Context: an optimization exercise on an open-source flow, tuned for small area. The choices shown serve that exercise and are no tape-out recipe. Function was checked by simulation only, so behaviour that the tests miss may differ from the original. Some runs may be left out. An edit can pass the tests and still lose a function that they never use. Power figures rest on the tool's default switching activity, not on a simulated workload.

## flow/design.v in outline (module list and top-level ports)
// module MainModule: 6382 lines
module MainModule(clk, rst, start, si_1, si_0, b1, b2, b3, b4, st, clk_on, data_compp, read_dataaa, Db1, Db2, Db3, Db4, Tb1, Tb2, Tb3, Tb4
, Rb1, Rb2, Rb3, Rb4, readPacket, o_hsync, o_vsync, o_vga_blank, o_vga_sync, o_vga_clk, o_red, o_blue, o_green);
  // ...
==> flow/run.sh <==
#!/bin/bash
# synth_recipe.tcl (not shown) runs the flow's synth.tcl, then flattens the netlist and writes it again
# the make line also repeats each setting of config.mk as NAME=value (left out here)
make -C /OpenROAD-flow-scripts/flow DESIGN_CONFIG=/design/flow/config.mk WORK_HOME=/design/flow/orfs CLKGATE_MAP_FILE= SYNTH_SCRIPT=/design/flow/synth_recipe.tcl finish
==> flow/config.mk <==
export PLATFORM = sky130hd
export DESIGN_NAME = MainModule
export DESIGN_NICKNAME = MainModule
export VERILOG_FILES = /design/flow/design.v
export SDC_FILE = /design/flow/constraint.sdc
export NUM_CORES = 4
export LEC_CHECK = 0
export ABC_AREA = 1
export CAP_MARGIN = 30
export CORE_MARGIN = 2
export CORE_UTILIZATION = 55
export PLACE_DENSITY = 0.65
export SLEW_MARGIN = 20
==> flow/constraint.sdc <==
create_clock -name core_clock -period 10.0 [get_ports {clk}]
set_input_delay 2.0000 -clock core_clock [delete_from_list [all_inputs] [get_ports {clk}]]
set_output_delay 2.0000 -clock core_clock [all_outputs]
set_load 0.01 [all_outputs]
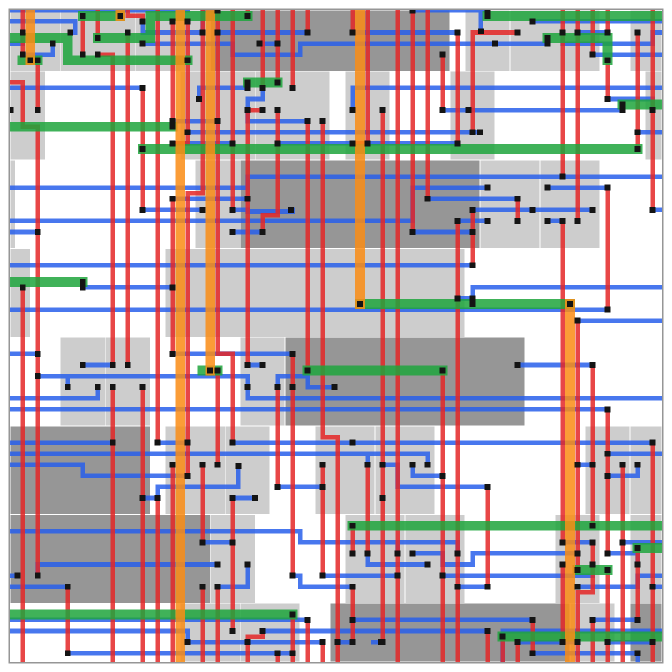
Fig. 1. Layout detail (run 1).
Window x 136 to 156, y 39 to 59 um. Cells in grey, sequential cells in the stronger grey; small squares are vias.
- green: metal 3
- red: metal 2
- blue: metal 1
- orange: metal 4
- cells with their middle in the window: 36
- most frequent: nand2_1 (8), dfxtp_1 (6), a21oi_1 (4)
- sequential cells in the window: 6

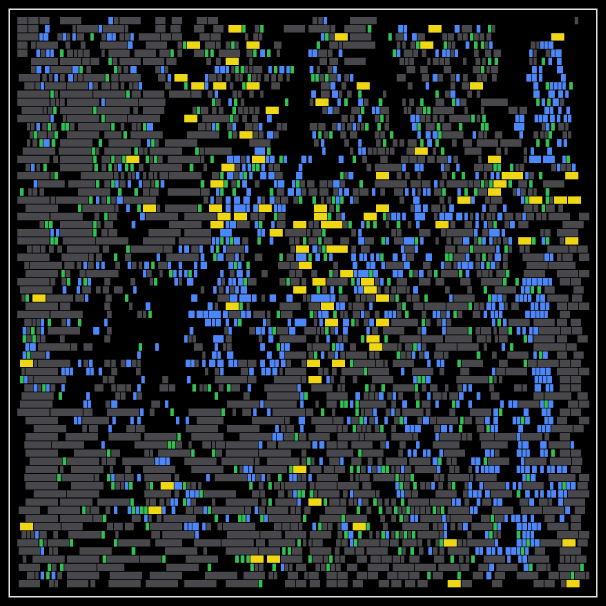
Fig. 2. Gate-type map (run 1).
(3 px per um)
- green: inv cells (cells 425; most used inv_1; where all over the die)
- blue: nand cells (cells 800; most used nand2_1; where all over the die)
- yellow: fa/ha/maj cells (cells 81; most used ha_1)
most common cell after layout, fill and taps aside: nand2_1
fraction of area in multi-input gates: 44.6%

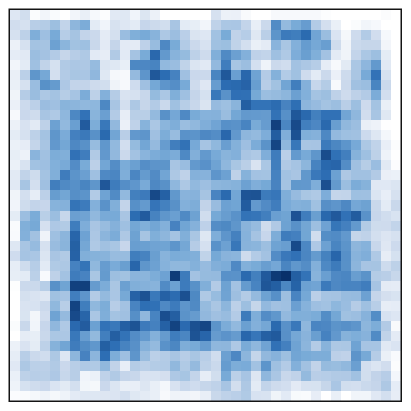
Fig. 3. Wire density map (run 1).
(2 px per um) 39 x 39 tiles, from white (low) to dark blue (high), scaled to the fullest tile. Values are wire area over tile area, all layers added.
- mean over tiles: 0.33
- nearly empty tiles: 2.7%
- tiles over half the peak: 32%
- fullest tile: 0.81
wire per inst: 22.1 um
routed wire length: 72.8 mm
via count: 20400
GRT Util Overall: 37.9%

==> flow_metrics.env, run 1 <==
export IMPL_ff2ff_path_depth=57
export IMPL_firstDrtPassIters=6
export IMPL_clock_skew_ns=0.0290
export IMPL_cts_sinks=317
export IMPL_hold_viol=0
export IMPL_yosysMostFrequentCell="nand2_1"
export IMPL_fmax_mhz=109
export IMPL_hold_path_class="reg2reg"
export IMPL_drtIter0Drc=2198
export IMPL_antenna_found_initial=0
export IMPL_cts_root_buf="clkbuf_16"
export IMPL_synthFlopType="dfxtp_1"
export IMPL_power_mw=3.25
export IMPL_synth_common_cells="nand2_1 (525), inv_1 (384), nor2_1 (266)"
export IMPL_grt_pass1_wl_mm=111
export IMPL_fin_nets=2886
export IMPL_stdcell_count=3296
export IMPL_required_ns=10.45
export IMPL_core_rowCount=70
export IMPL_io_buffers=128
export IMPL_cp_top_family="simple AND/OR/NAND/NOR gates"
export IMPL_post_dp_cell_area_mm2=0.0216
export IMPL_cpMaxStageDelayCell="nor2_8"
export IMPL_path_max_fanout=20
export IMPL_whs_path_depth=0
export IMPL_cp_end_kind="flop"
export IMPL_synth_edf_count=150
export IMPL_min_period_ns=9.17
export IMPL_synth_top_area_cell="edfxtp_1"
export IMPL_fp_dieH_um=195
export IMPL_max_cap_violations=0
export IMPL_synth_area_leaders="edfxtp_1 (22%), dfxtp_1 (17%), nand2_1 (9.8%)"
export IMPL_yosysUniqueCellTypes=74
export IMPL_cts_buffers=36
export IMPL_fin_area_mm2=0.0229
export IMPL_syn_num_nets=2790
export IMPL_leakage_nw=9.48
export IMPL_core_area_mm2=0.0363
export IMPL_grt_overflow=0
export IMPL_ant_nets=0
export IMPL_worst_pin_slew_ns=0.945
export IMPL_synthArstFlopShare_pct=0
export IMPL_peakVddDrop_v=0.000156
export IMPL_finalWorstSetupSlack_ns=0.833
export IMPL_cts_tree="built"
export IMPL_htree_num_levels=2
export IMPL_yosysWarnings=1
export IMPL_cts_resized=0
export IMPL_critical_path_class="reg2reg"
export IMPL_clk_insertion_delay_late_ns=0.57
export IMPL_gp_congestion=1.03
export IMPL_crit_top_cell="nand2_1"
export IMPL_dieWidth_um=195
export IMPL_rrSetupSlack_ns=0.83
export IMPL_grt_max_degree=35
export IMPL_cts_setup_buffers=0
export IMPL_avgViaCountPerCell=6.19
export IMPL_timing_critical_path_buf_inv=7
export IMPL_maxSlewHeadroom_pct=36.8
export IMPL_power_density_mw_per_mm2=142
export IMPL_drive_gt1_share_pct=7.14
export IMPL_fill_cells=3193
export IMPL_layout_common_cells="nand2_1 (525), inv_1 (384), nor2_1 (266), o21ai_0 (203), nand3_1 (191)"
export IMPL_rsz0062_at_grt="no"
export IMPL_outcome="timing/DRC/antenna clean"
export IMPL_drc=0
export IMPL_place_inst=3230
export IMPL_finalSetupTns_ns=0
export IMPL_maxSlewViolCount=0
export IMPL_cts_hold_buffers=0
export IMPL_whs_ns=0.415
export IMPL_worst_path_largest_cell_delay_ns=0.48
[run 1: metal layers]
layer / vias up / wire [um] / track usage [%]
met2: 1211 / 33500 / 61.9
met4: 0 / 3870 / 18.8
met1: 9593 / 28500 / 48.7
met5: - / 0 / 0
li1: 9356 / - / -
met3: 247 / 6960 / 6.61
[run 1: kinds of logic after synthesis]
kind of cell	count (synthesis)	synth area share [%]
XOR/XNOR	26	1.24
adder cells (fa/ha/maj)	81	5.15
multiplexers	2	0.0995
AO/OA/AOI/OAI	567	17.3
flip-flops	317	39.0
AND/OR/NAND/NOR	1202	26.8
other	2	0.0373
buffers and inverters	507	10.3
[run 1: report_power, final]
group	internal, mW	switching [mW]
sequential	1.39	0.0305
combinational	0.108	0.259
clock	0.884	0.580
total	2.38	0.870
[run 1: area by class of cell]
class,count,area [um^2],area share [%]
timing repair buffer,140,1370,5.98
tap,468,586,2.56
clock buffer,46,1020,4.46
multi-input combinational,1880,10200,44.6
inverter,425,1600,6.96
sequential,317,7850,34.2
clock inverter,20,284,1.24
==> inputs of run 2 (changes only) <==
==> flow/flow/run.sh (new file) <==
#!/bin/bash
# The standard layout (standard.sh: ORFS synthesis through finish),
# except that the input and output ports get the smallest buffer,
# sky130_fd_sc_hd__buf_1, instead of ORFS's default port buffer.
set -euo pipefail
export BUFFER_PORTS_ARGS="-buffer_cell sky130_fd_sc_hd__buf_1"
bash standard.sh finish > standard_flow.log 2>&1
==> flow/standard.sh (new file) <==
#!/bin/bash
# synth_recipe.tcl (not shown) runs the flow's synth.tcl, then flattens the netlist and writes it again
# the make line also repeats each setting of config.mk as NAME=value (left out here)
make -C /OpenROAD-flow-scripts/flow DESIGN_CONFIG=/design/flow/config.mk WORK_HOME=/design/flow/orfs CLKGATE_MAP_FILE= SYNTH_SCRIPT=/design/flow/synth_recipe.tcl "${@:-finish}"
--- a/flow/config.mk
+++ b/flow/config.mk
@@ -9,5 +9,6 @@
 export CAP_MARGIN = 30
 export CORE_MARGIN = 2
 export CORE_UTILIZATION = 55
+export CTS_BUF_LIST = sky130_fd_sc_hd__clkbuf_8
 export PLACE_DENSITY = 0.65
 export SLEW_MARGIN = 20
removed: flow/run.sh
==> flow_metrics.env, run 2 <==
export IMPL_grt_use_met2_pct=59.2
export IMPL_timing_critical_path_buf_inv=6
export IMPL_cpMaxStageDelayCell="nor2_2"
export IMPL_grt_max_degree=54
export IMPL_intPower_mw=2.11
export IMPL_maxSlewHeadroom_pct=40.3
export IMPL_dieWidth_um=195
export IMPL_synth_top_area_cell="edfxtp_1"
export IMPL_synth_top_family_by_area="simple AND/OR/NAND/NOR gates"
export IMPL_comb_power_mw=0.359
export IMPL_yosysWarnings=1
export IMPL_leakage_nw=9.16
export IMPL_critical_path_class="reg2reg"
export IMPL_switchingPower_mw=0.847
export IMPL_use_met1_pct=48.7
export IMPL_power_density_mw_per_mm2=135
export IMPL_cts_buffers=53
export IMPL_seq_cell_power_mw=1.42
export IMPL_cp_end_kind="flop"
export IMPL_maxPowerGroup="sequential cells"
export IMPL_yosysMostFrequentCell="nand2_1"
export IMPL_firstDrtPassIters=7
export IMPL_clock_skew_ns=0.0490
export IMPL_p_sw_share_pct=28.7
export IMPL_grt_overflow=0
export IMPL_synth_simple_area_share_pct=26.8
export IMPL_fmax_mhz=114
export IMPL_layout_commonest_cell="nand2_1"
export IMPL_highest_layer="met4"
export IMPL_synth_compound_area_share_pct=17.3
export IMPL_met2_length_mm=32.1
export IMPL_cp_top_family="simple AND/OR/NAND/NOR gates"
export IMPL_io_buffers=128
export IMPL_htree_num_levels=2
export IMPL_hold_path_class="reg2reg"
export IMPL_whs_path_depth=0
export IMPL_grt_pass1_wl_mm=109
export IMPL_synth_edf_count=150
export IMPL_cts_root_buf="clkbuf_8"
export IMPL_drc=0
export IMPL_fill_cells=3369
export IMPL_ff2ff_path_depth=56
export IMPL_cts_resized=0
export IMPL_drive_gt1_share_pct=7.83
export IMPL_core_rowCount=70
export IMPL_wl_mm=70.9
export IMPL_powerClk_mw=1.17
export IMPL_pwr_share_seq_pct=48.2
export IMPL_drtIter0Drc=2121
export IMPL_cts_setup_buffers=0
export IMPL_drt_met1_wl_mm=29.0
export IMPL_worst_pin_slew_ns=0.892
export IMPL_synth_common_cells="nand2_1 (525), inv_1 (384), nor2_1 (266)"
export IMPL_num_vias=20400
export IMPL_required_ns=10.52
export IMPL_rrSetupSlack_ns=1.25
export IMPL_wl_met3_mm=6.65
export IMPL_rsz0062_at_grt="no"
export IMPL_ys_seq_elements=317
export IMPL_synth_fa_ha_area_share_pct=5.15
export IMPL_clk_insertion_delay_late_ns=0.66
export IMPL_core_area_mm2=0.0363
export IMPL_outcome="timing/DRC/antenna clean"
export IMPL_finalSetupTns_ns=0
export IMPL_ant_nets=0
export IMPL_busiest_layer="met2"
export IMPL_yosys_mux_area_fraction_pct=0.0995
export IMPL_avgViaCountPerCell=6.11
export IMPL_path_max_fanout=16
export IMPL_peakVddDrop_v=0.000172
export IMPL_cts_hold_buffers=0
export IMPL_post_dp_cell_area_mm2=0.0208
export IMPL_hold_viol=0
export IMPL_hpwl_mm=55.2
export IMPL_worst_path_largest_cell_delay_ns=0.64
export IMPL_gr_usage_met3_pct=6.77
export IMPL_syn_num_nets=2790
export IMPL_yosysUniqueCellTypes=74
export IMPL_synthXorXnorAreaFrac_pct=1.24
export IMPL_synthFlopType="dfxtp_1"
export IMPL_pwr_share_comb_pct=12.2
export IMPL_maxSlewViolCount=0
export IMPL_pwr_share_clk_pct=39.6
export IMPL_synth_area_leaders="edfxtp_1 (22%), dfxtp_1 (17%), nand2_1 (9.8%)"
export IMPL_fin_nets=2904
export IMPL_gp_congestion=1.01
export IMPL_max_cap_violations=0
export IMPL_antenna_found_initial=0
export IMPL_crit_top_cell="nand2_1"
export IMPL_cts_tree="built"
export IMPL_cts_sinks=317
export IMPL_layout_common_cells="nand2_1 (525), inv_1 (397), nor2_1 (266), o21ai_0 (203), nand3_1 (191)"
export IMPL_min_period_ns=8.75
run 2: changes by cell type in the layout (fill, tap and decap cells not counted), sizes merged:
| cell | previous run | this run |
|---|---|---|
| clkinv | 25 | 32 |
| buf | 12 | 141 |
| clkbuf | 46 | 60 |
| clkdlybuf4s50 | 128 | 0 |
| inv | 414 | 428 |
| bufinv | 6 | 2 |
| clkinvlp | 0 | 2 |
run 2: metrics by stage:
stage	worst slack, ns	instances	hold WS (ns)	total power, mW
after CTS	1.55	3329	0.385	2.95
after floorplan	3.05	2704	0.362	1.69
final	1.25	3330	0.390	2.95
after global placement	1.92	3229	0.379	1.79
after global routing	0.481	3330	0.390	3.06
after detailed placement	1.58	3230	0.378	1.80
run 2: layout make-up:
class | instances | area [um^2] | share of cell area (%)
Clock buffer | 60 | 826 | 3.77
Tap cell | 468 | 586 | 2.68
Multi-Input combinational cell | 1880 | 10200 | 46.7
Inverter | 425 | 1600 | 7.29
Clock inverter | 39 | 239 | 1.09
Sequential cell | 317 | 7850 | 35.9
Timing Repair Buffer | 141 | 576 | 2.63
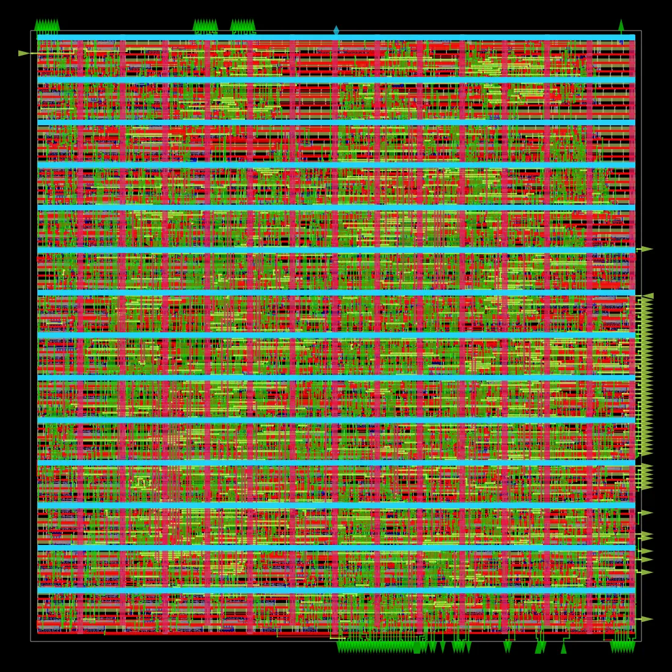
Fig. 4. Final layout (run 2).
Layout Cells excl Fill: 3330
die height: 195 um
die area: 0.0381 mm^2
cell area after layout: 0.0219 mm^2

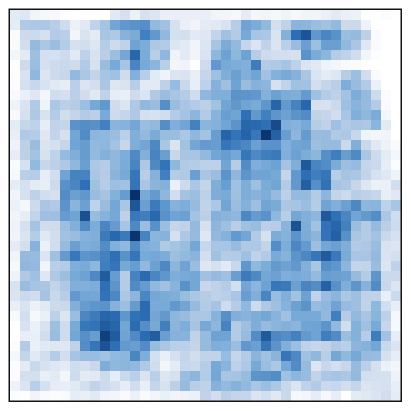
Fig. 5. Wire density map (run 2).
(2 px per um) 39 x 39 tiles, from white (low) to dark blue (high), scaled to the fullest tile. Values are wire area over tile area, all layers added.
- mean over tiles: 0.32
- fullest tile: 0.87
- tiles over half the peak: 25%
- nearly empty tiles: 2.9%
GRT Util Overall: 36.9%
wire per inst: 21.3 um

Fig. 6: run 2, gate-type map
(3 px per um)
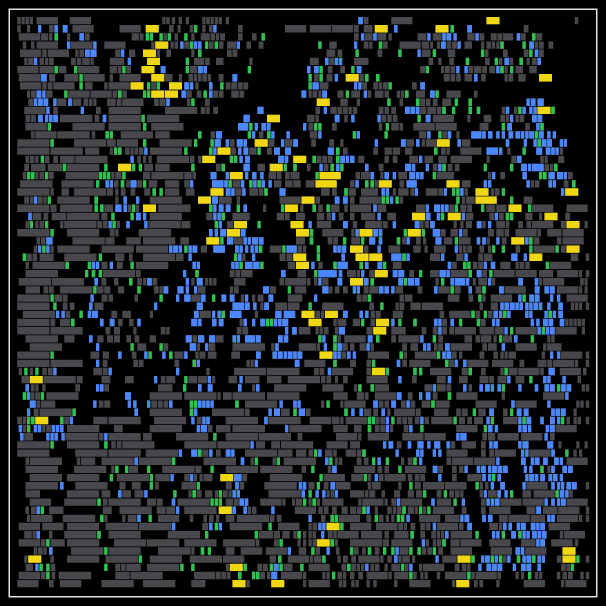

==> inputs of run 3 (changes only) <==
--- a/flow/config.mk
+++ b/flow/config.mk
@@ -10,5 +10,7 @@
 export CORE_MARGIN = 2
 export CORE_UTILIZATION = 55
 export CTS_BUF_LIST = sky130_fd_sc_hd__clkbuf_8
+export CTS_CLUSTER_DIAMETER = 80
+export CTS_CLUSTER_SIZE = 13
 export PLACE_DENSITY = 0.65
 export SLEW_MARGIN = 20
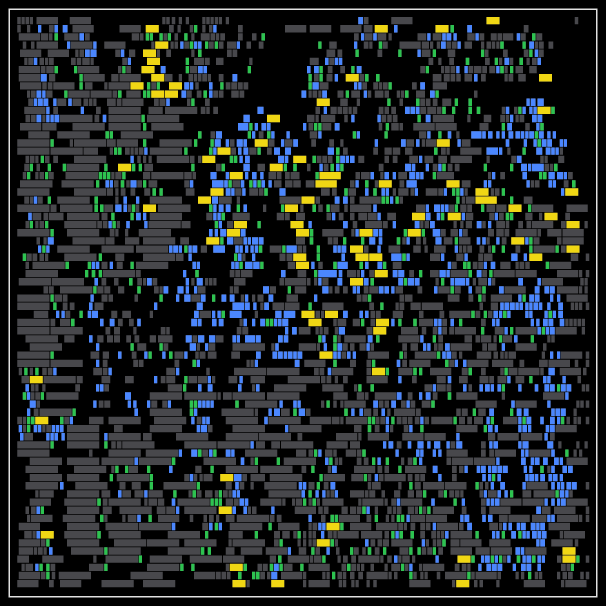
Fig. 7. Gate-type map (run 3).
(3 px per um)
- green: inv cells (cells 425; most used inv_1; where all over the die)
- yellow: fa/ha/maj cells (cells 81; most used ha_1; where all over the die)
- blue: nand cells (cells 800; most used nand2_1; where all over the die)
Layout Cells excl Fill: 3280
fraction of area in multi-input gates: 47.8%

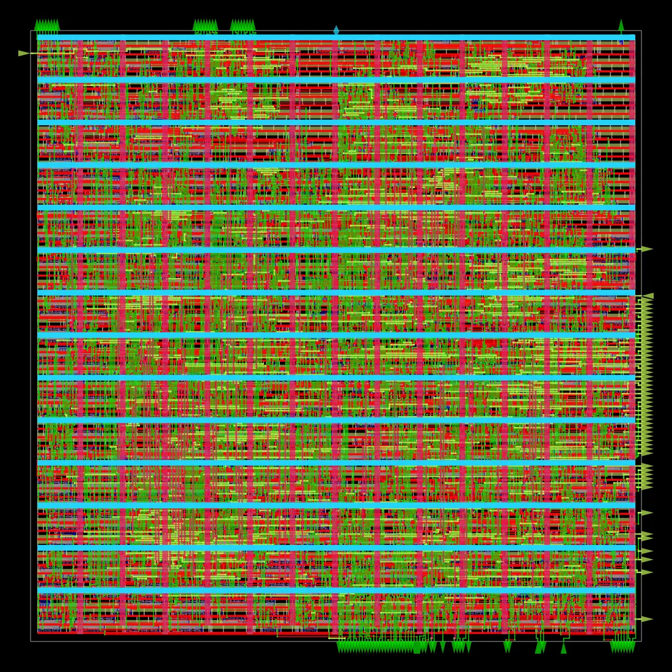
Fig. 8. Final layout (run 3).
row cnt: 70
routed wire length: 70.5 mm

==> flow_metrics.env, run 3 <==
export IMPL_yosysUniqueCellTypes=74
export IMPL_busiest_layer="met2"
export IMPL_avgViaCountPerCell=6.15
export IMPL_syn_area_per_cell_um2=7.44
export IMPL_comb_power_mw=0.358
export IMPL_drive_gt1_share_pct=6.37
export IMPL_maxPowerGroup="sequential cells"
export IMPL_synthXorXnorAreaFrac_pct=1.24
export IMPL_drtIter0Drc=2278
export IMPL_finalSetupTns_ns=0
export IMPL_grtUsageTotal_pct=36.4
export IMPL_cts_tree="built"
export IMPL_cts_setup_buffers=0
export IMPL_synthFlopType="dfxtp_1"
export IMPL_cp_start_kind="flop"
export IMPL_clk_insertion_delay_late_ns=0.67
export IMPL_ys_seq_elements=317
export IMPL_cts_buffers=30
export IMPL_seq_area_frac_synth_pct=39.0
export IMPL_intPower_mw=1.79
export IMPL_fp_dieH_um=195
export IMPL_num_vias=20200
export IMPL_required_ns=10.52
export IMPL_synth_edf_count=150
export IMPL_grt_overflow=0
export IMPL_grt_max_degree=54
export IMPL_worst_pin_slew_ns=0.989
export IMPL_highest_layer="met4"
export IMPL_layout_commonest_cell="nand2_1"
export IMPL_htree_num_levels=1
export IMPL_yosysWarnings=1
export IMPL_worst_path_largest_cell_delay_ns=0.63
export IMPL_cts_resized=0
export IMPL_whs_path_depth=0
export IMPL_yosysMostFrequentCell="nand2_1"
export IMPL_pwr_share_clk_pct=30.1
export IMPL_cts_root_buf="clkbuf_8"
export IMPL_grt_pass1_vias=18900
export IMPL_ant_nets=0
export IMPL_drt_met1_wl_mm=29.1
export IMPL_syn_area_mm2=0.0201
export IMPL_cts_hold_buffers=0
export IMPL_fill_cells=3444
export IMPL_cts_sinks=317
export IMPL_leakage_nw=8.87
export IMPL_fin_crit_sh_pct=87.2
export IMPL_synth_simple_area_share_pct=26.8
export IMPL_min_period_ns=8.72
export IMPL_cp_end_kind="flop"
export IMPL_met2_length_mm=31.9
export IMPL_syn_num_nets=2790
export IMPL_gr_usage_met3_pct=5.04
export IMPL_hpwl_mm=55.2
export IMPL_pwr_share_seq_pct=55.8
export IMPL_max_cap_violations=0
export IMPL_critical_path_class="reg2reg"
export IMPL_rrSetupSlack_ns=1.28
export IMPL_cpMaxStageDelayCell="nor2_2"
export IMPL_routedWlPerCell_um=21.5
export IMPL_hold_path_class="reg2reg"
export IMPL_synth_top_family_by_area="simple AND/OR/NAND/NOR gates"
export IMPL_power_density_mw_per_mm2=119
export IMPL_drc=0
export IMPL_grt_pass1_wl_mm=108
export IMPL_yosys_mux_area_fraction_pct=0.0995
export IMPL_fin_nets=2880
export IMPL_hold_viol=0
export IMPL_peakVddDrop_v=0.000133
export IMPL_core_area_mm2=0.0363
export IMPL_fmax_mhz=115
export IMPL_rsz0062_at_grt="no"
export IMPL_gp_congestion=1.01
export IMPL_powerClk_mw=0.766
export IMPL_antenna_found_initial=0
export IMPL_grt_use_met2_pct=59.1
export IMPL_synth_common_cells="nand2_1 (525), inv_1 (384), nor2_1 (266)"
export IMPL_path_max_fanout=16
export IMPL_firstDrtPassIters=6
export IMPL_dieWidth_um=195
export IMPL_seq_cell_power_mw=1.42
export IMPL_synth_area_leaders="edfxtp_1 (22%), dfxtp_1 (17%), nand2_1 (9.8%)"
export IMPL_maxSlewViolCount=0
export IMPL_maxSlewHeadroom_pct=33.4
export IMPL_clk_pin_slew_ns=0.10
export IMPL_use_met1_pct=48.7
export IMPL_io_buffers=128
export IMPL_dieArea_mm2=0.0381
export IMPL_p_sw_share_pct=29.8
export IMPL_clock_skew_ns=0.0359
export IMPL_synth_compound_area_share_pct=17.3
export IMPL_synth_fa_ha_area_share_pct=5.15
export IMPL_wl_met3_mm=6.10
export IMPL_setup_violations=0
export IMPL_outcome="timing/DRC/antenna clean"
export IMPL_post_dp_cell_area_mm2=0.0208
export IMPL_switchingPower_mw=0.758
export IMPL_crit_top_cell="nand2_1"
export IMPL_ff2ff_path_depth=56
export IMPL_pwr_share_comb_pct=14.1
export IMPL_layout_common_cells="nand2_1 (525), inv_1 (397), nor2_1 (266), o21ai_0 (203), nand3_1 (191)"
export IMPL_synth_top_area_cell="edfxtp_1"
export IMPL_fin_area_mm2=0.0213
==> run 3: cell counts after synthesis <==
Identical to the previous run, type by type.
==> run 3: area by class of cell <==
type | count | area [um^2] | share of cell area [%]
clock buffer | 31 | 427 | 2.00
clock inverter | 19 | 108 | 0.504
inverter | 425 | 1600 | 7.47
multi-input combinational | 1880 | 10200 | 47.8
sequential | 317 | 7850 | 36.8
tap | 468 | 586 | 2.74
timing repair buffer | 140 | 571 | 2.67
==> run 3: metrics by stage <==
step	hold WS, ns	utilization (%)	std cells	setup WS [ns]	power (mW)
after CTS	0.393	58.7	3280	1.54	2.54
after global placement	0.379	57.2	3229	1.92	1.79
after global routing	0.401	58.7	3280	0.483	2.64
after detailed placement	0.378	57.2	3230	1.58	1.80
after floorplan	0.362	-	2704	3.05	1.69
final	0.395	58.7	3280	1.28	2.55
==> run 3: critical path, delay by kind of cell (launching register included) <==
family          cells  cell delay (ns)
buf+inv             6             0.55
compound gates      4             0.87
simple gates       39             4.80
fa+ha+maj           7             1.87
flops               1             0.46
Fig. 9: run 3, hierarchy map of the flops
(3 px per um) Other sequential cells in the stronger grey, the rest of the logic in the fainter grey.
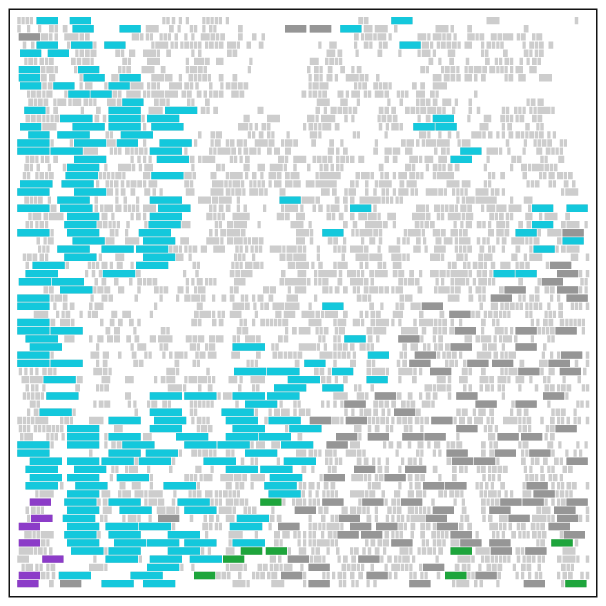

==> inputs of run 4 (changes only) <==
--- a/flow/config.mk
+++ b/flow/config.mk
@@ -10,7 +10,7 @@
 export CORE_MARGIN = 2
 export CORE_UTILIZATION = 55
 export CTS_BUF_LIST = sky130_fd_sc_hd__clkbuf_8
-export CTS_CLUSTER_DIAMETER = 80
-export CTS_CLUSTER_SIZE = 13
+export CTS_CLUSTER_DIAMETER = 70
+export CTS_CLUSTER_SIZE = 15
 export PLACE_DENSITY = 0.65
 export SLEW_MARGIN = 20
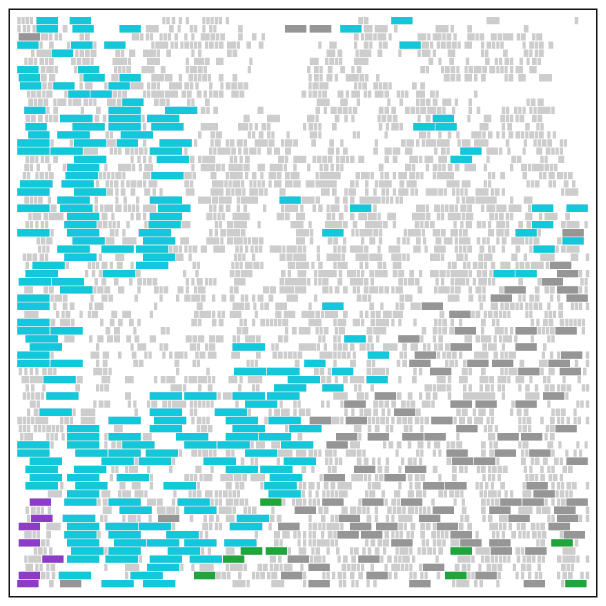
Fig. 10. Hierarchy map of the flops (run 4).
(3 px per um) Other sequential cells in the stronger grey, the rest of the logic in the fainter grey.
- cyan: `u4` (placed flops 200)
- green: `u1` (placed flops 9)
- purple: `u3` (placed flops 7; where lower left)
- not coloured: 101
Layout Cells excl Fill: 3285
Util after Layout: 59.0%

==> flow_metrics.env, run 4 <==
export IMPL_crit_top_cell="nand2_1"
export IMPL_finalWorstSetupSlack_ns=1.26
export IMPL_whs_ns=0.398
export IMPL_finalSetupTns_ns=0
export IMPL_synth_common_cells="nand2_1 (525), inv_1 (384), nor2_1 (266)"
export IMPL_drive_gt1_share_pct=6.64
export IMPL_cts_buffers=30
export IMPL_grt_overflow=0
export IMPL_clk_pin_slew_ns=0.10
export IMPL_synth_edf_count=150
export IMPL_whs_path_depth=0
export IMPL_syn_num_nets=2790
export IMPL_arrival_ns=9.26
export IMPL_yosysUniqueCellTypes=74
export IMPL_drc=0
export IMPL_worst_path_largest_cell_delay_ns=0.62
export IMPL_layout_common_cells="nand2_1 (525), inv_1 (394), nor2_1 (266), o21ai_0 (203), nand3_1 (191)"
export IMPL_hold_path_class="reg2reg"
export IMPL_cts_setup_buffers=0
export IMPL_cp_start_kind="flop"
export IMPL_wl_met3_mm=6.52
export IMPL_dieWidth_um=195
export IMPL_ys_seq_elements=317
export IMPL_layout_commonest_cell="nand2_1"
export IMPL_grt_pass1_wl_mm=108
export IMPL_cp_end_kind="flop"
export IMPL_hold_viol=0
export IMPL_rrSetupSlack_ns=1.26
export IMPL_worst_pin_slew_ns=0.889
export IMPL_met2_length_mm=31.6
export IMPL_yosysWarnings=1
export IMPL_min_period_ns=8.74
export IMPL_cts_sinks=317
export IMPL_outcome="timing/DRC/antenna clean"
export IMPL_fin_crit_sh_pct=87.4
export IMPL_grt_pass1_vias=18800
export IMPL_fp_dieH_um=195
export IMPL_syn_area_mm2=0.0201
export IMPL_grt_use_met2_pct=58.8
export IMPL_dp_slack_ns=1.58
export IMPL_antenna_found_initial=1
export IMPL_initial_utilization_pct=55.4
export IMPL_use_met1_pct=48.4
export IMPL_rsz0062_at_grt="no"
export IMPL_hpwl_mm=55.2
export IMPL_firstDrtPassIters=6
export IMPL_cts_hold_buffers=0
export IMPL_setup_violations=0
export IMPL_io_buffers=128
export IMPL_maxSlewViolCount=0
export IMPL_peakVddDrop_v=0.000126
export IMPL_core_rowCount=70
export IMPL_seq_area_frac_synth_pct=39.0
export IMPL_highest_layer="met4"
export IMPL_ff2ff_path_depth=56
export IMPL_synthArstFlopShare_pct=0
export IMPL_required_ns=10.53
export IMPL_clock_skew_ns=0.0591
export IMPL_cts_resized=0
export IMPL_gr_usage_met3_pct=5.70
export IMPL_fin_nets=2881
export IMPL_ant_nets=0
export IMPL_yosysMostFrequentCell="nand2_1"
export IMPL_avgViaCountPerCell=6.13
export IMPL_synth_top_area_cell="edfxtp_1"
export IMPL_power_density_mw_per_mm2=122
export IMPL_critical_path_class="reg2reg"
export IMPL_fmax_mhz=114
export IMPL_busiest_layer="met2"
export IMPL_max_cap_violations=0
export IMPL_core_area_mm2=0.0363
export IMPL_maxSlewHeadroom_pct=40.5
export IMPL_cpMaxStageDelayCell="nor2_2"
export IMPL_synthFlopType="dfxtp_1"
export IMPL_post_dp_cell_area_mm2=0.0208
export IMPL_leakage_nw=8.91
export IMPL_syn_area_per_cell_um2=7.44
export IMPL_cts_root_buf="clkbuf_8"
export IMPL_synth_area_leaders="edfxtp_1 (22%), dfxtp_1 (17%), nand2_1 (9.8%)"
export IMPL_cts_tree="built"
export IMPL_clk_insertion_delay_late_ns=0.69
export IMPL_power_mw=2.62
export IMPL_dieArea_mm2=0.0381
export IMPL_clock_path_buffers=3
export IMPL_path_max_fanout=16
export IMPL_drtIter0Drc=2147
export IMPL_syn2layout_area_growth_pct=6.52
export IMPL_drt_met1_wl_mm=28.8
export IMPL_fin_area_mm2=0.0214
export IMPL_gp_congestion=1.01
export IMPL_grt_max_degree=54
export IMPL_htree_num_levels=1
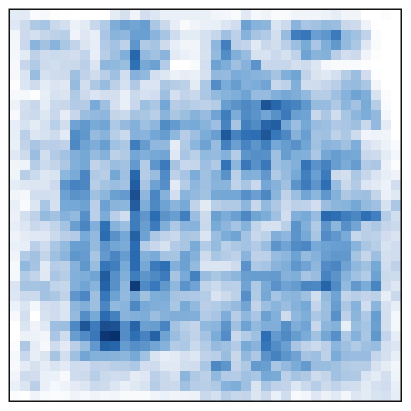
Fig. 11. Wire density map (run 4).
(2 px per um) 39 x 39 tiles, from white (low) to dark blue (high), scaled to the fullest tile. Values are wire area over tile area, all layers added.
- tiles over half the peak: 23%
- fullest tile: 0.89
- nearly empty tiles: 3.0%
- mean over tiles: 0.31
routed wire length: 70.3 mm
via count: 20100
wire per inst: 21.4 um
GRT Util Overall: 36.3%

run 4: cell families (layout without fill, tap and decap cells):
kind of cell / Yosys count / in the layout / synth area share, %
compound gates: 567 / 567 / 17.3
xor+xnor: 26 / 26 / 1.24
mux: 2 / 2 / 0.0995
buf+inv: 507 / 620 / 10.3
fa+ha+maj: 81 / 81 / 5.15
simple gates: 1202 / 1202 / 26.8
other cells: 2 / 2 / 0.0373
flops: 317 / 317 / 39.0
run 4: area by class of cell:
cell class	instances	area, um^2
fillers	3438	14900
multi-input cells	1880	10200
flip-flops and latches	317	7850
inverters	425	1600
well taps	468	586
repair buffers	141	576
clock buffers	32	440
clock inverters	22	186
run 4: critical path, delay by kind of cell (launching register included):
family / cells / cell delay [ns]
compound gates: 4 / 0.90
simple gates: 39 / 4.82
flops: 1 / 0.46
buf+inv: 6 / 0.57
fa+ha+maj: 7 / 1.85
run 4: report_power, final:
part	switching [mW]	internal (mW)
combinational	0.252	0.106
clock	0.502	0.342
sequential	0.0316	1.39
total	0.786	1.84
run 4: through the flow:
step / utilization (%) / instances
detailed placement: 57.2 / 3230
global placement: 57.2 / 3229
floorplan: - / 2704
finish: 59.0 / 3285
CTS: 59.0 / 3284
global route: 59.0 / 3285

-- static timing again, ports no longer ideal --
The results above use ideal ports. As a check the final layouts listed here were re-extracted and re-timed, cells and wires unchanged.
Step 1 assumes that a clkbuf_16 drives the clock port and a buf_2 every other input.
Step 2 moves the port delays by t, midway between the first and last clock arrival at a register: inputs arrive t later, outputs are due t later. That takes back most of the time a late clock gives input paths.
Slacks: ideal ports / drivers / drivers and shift; pairs: ideal ports / drivers.
| run | t, ns | setup slack, ns | pins driven straight from the clock port |
|---|---|---|---|
| run 1 | 0.619 | 0.833 / 0.833 / 0.833 | 1 |
| run 2 | 0.691 | 1.247 / 1.247 / 1.247 | 1 |
| run 3 | 0.711 | 1.277 / 1.277 / 1.277 | 1 |
| run 4 | 0.709 | 1.264 / 1.264 / 1.264 | 1 |
After both steps every run listed still meets setup and hold.
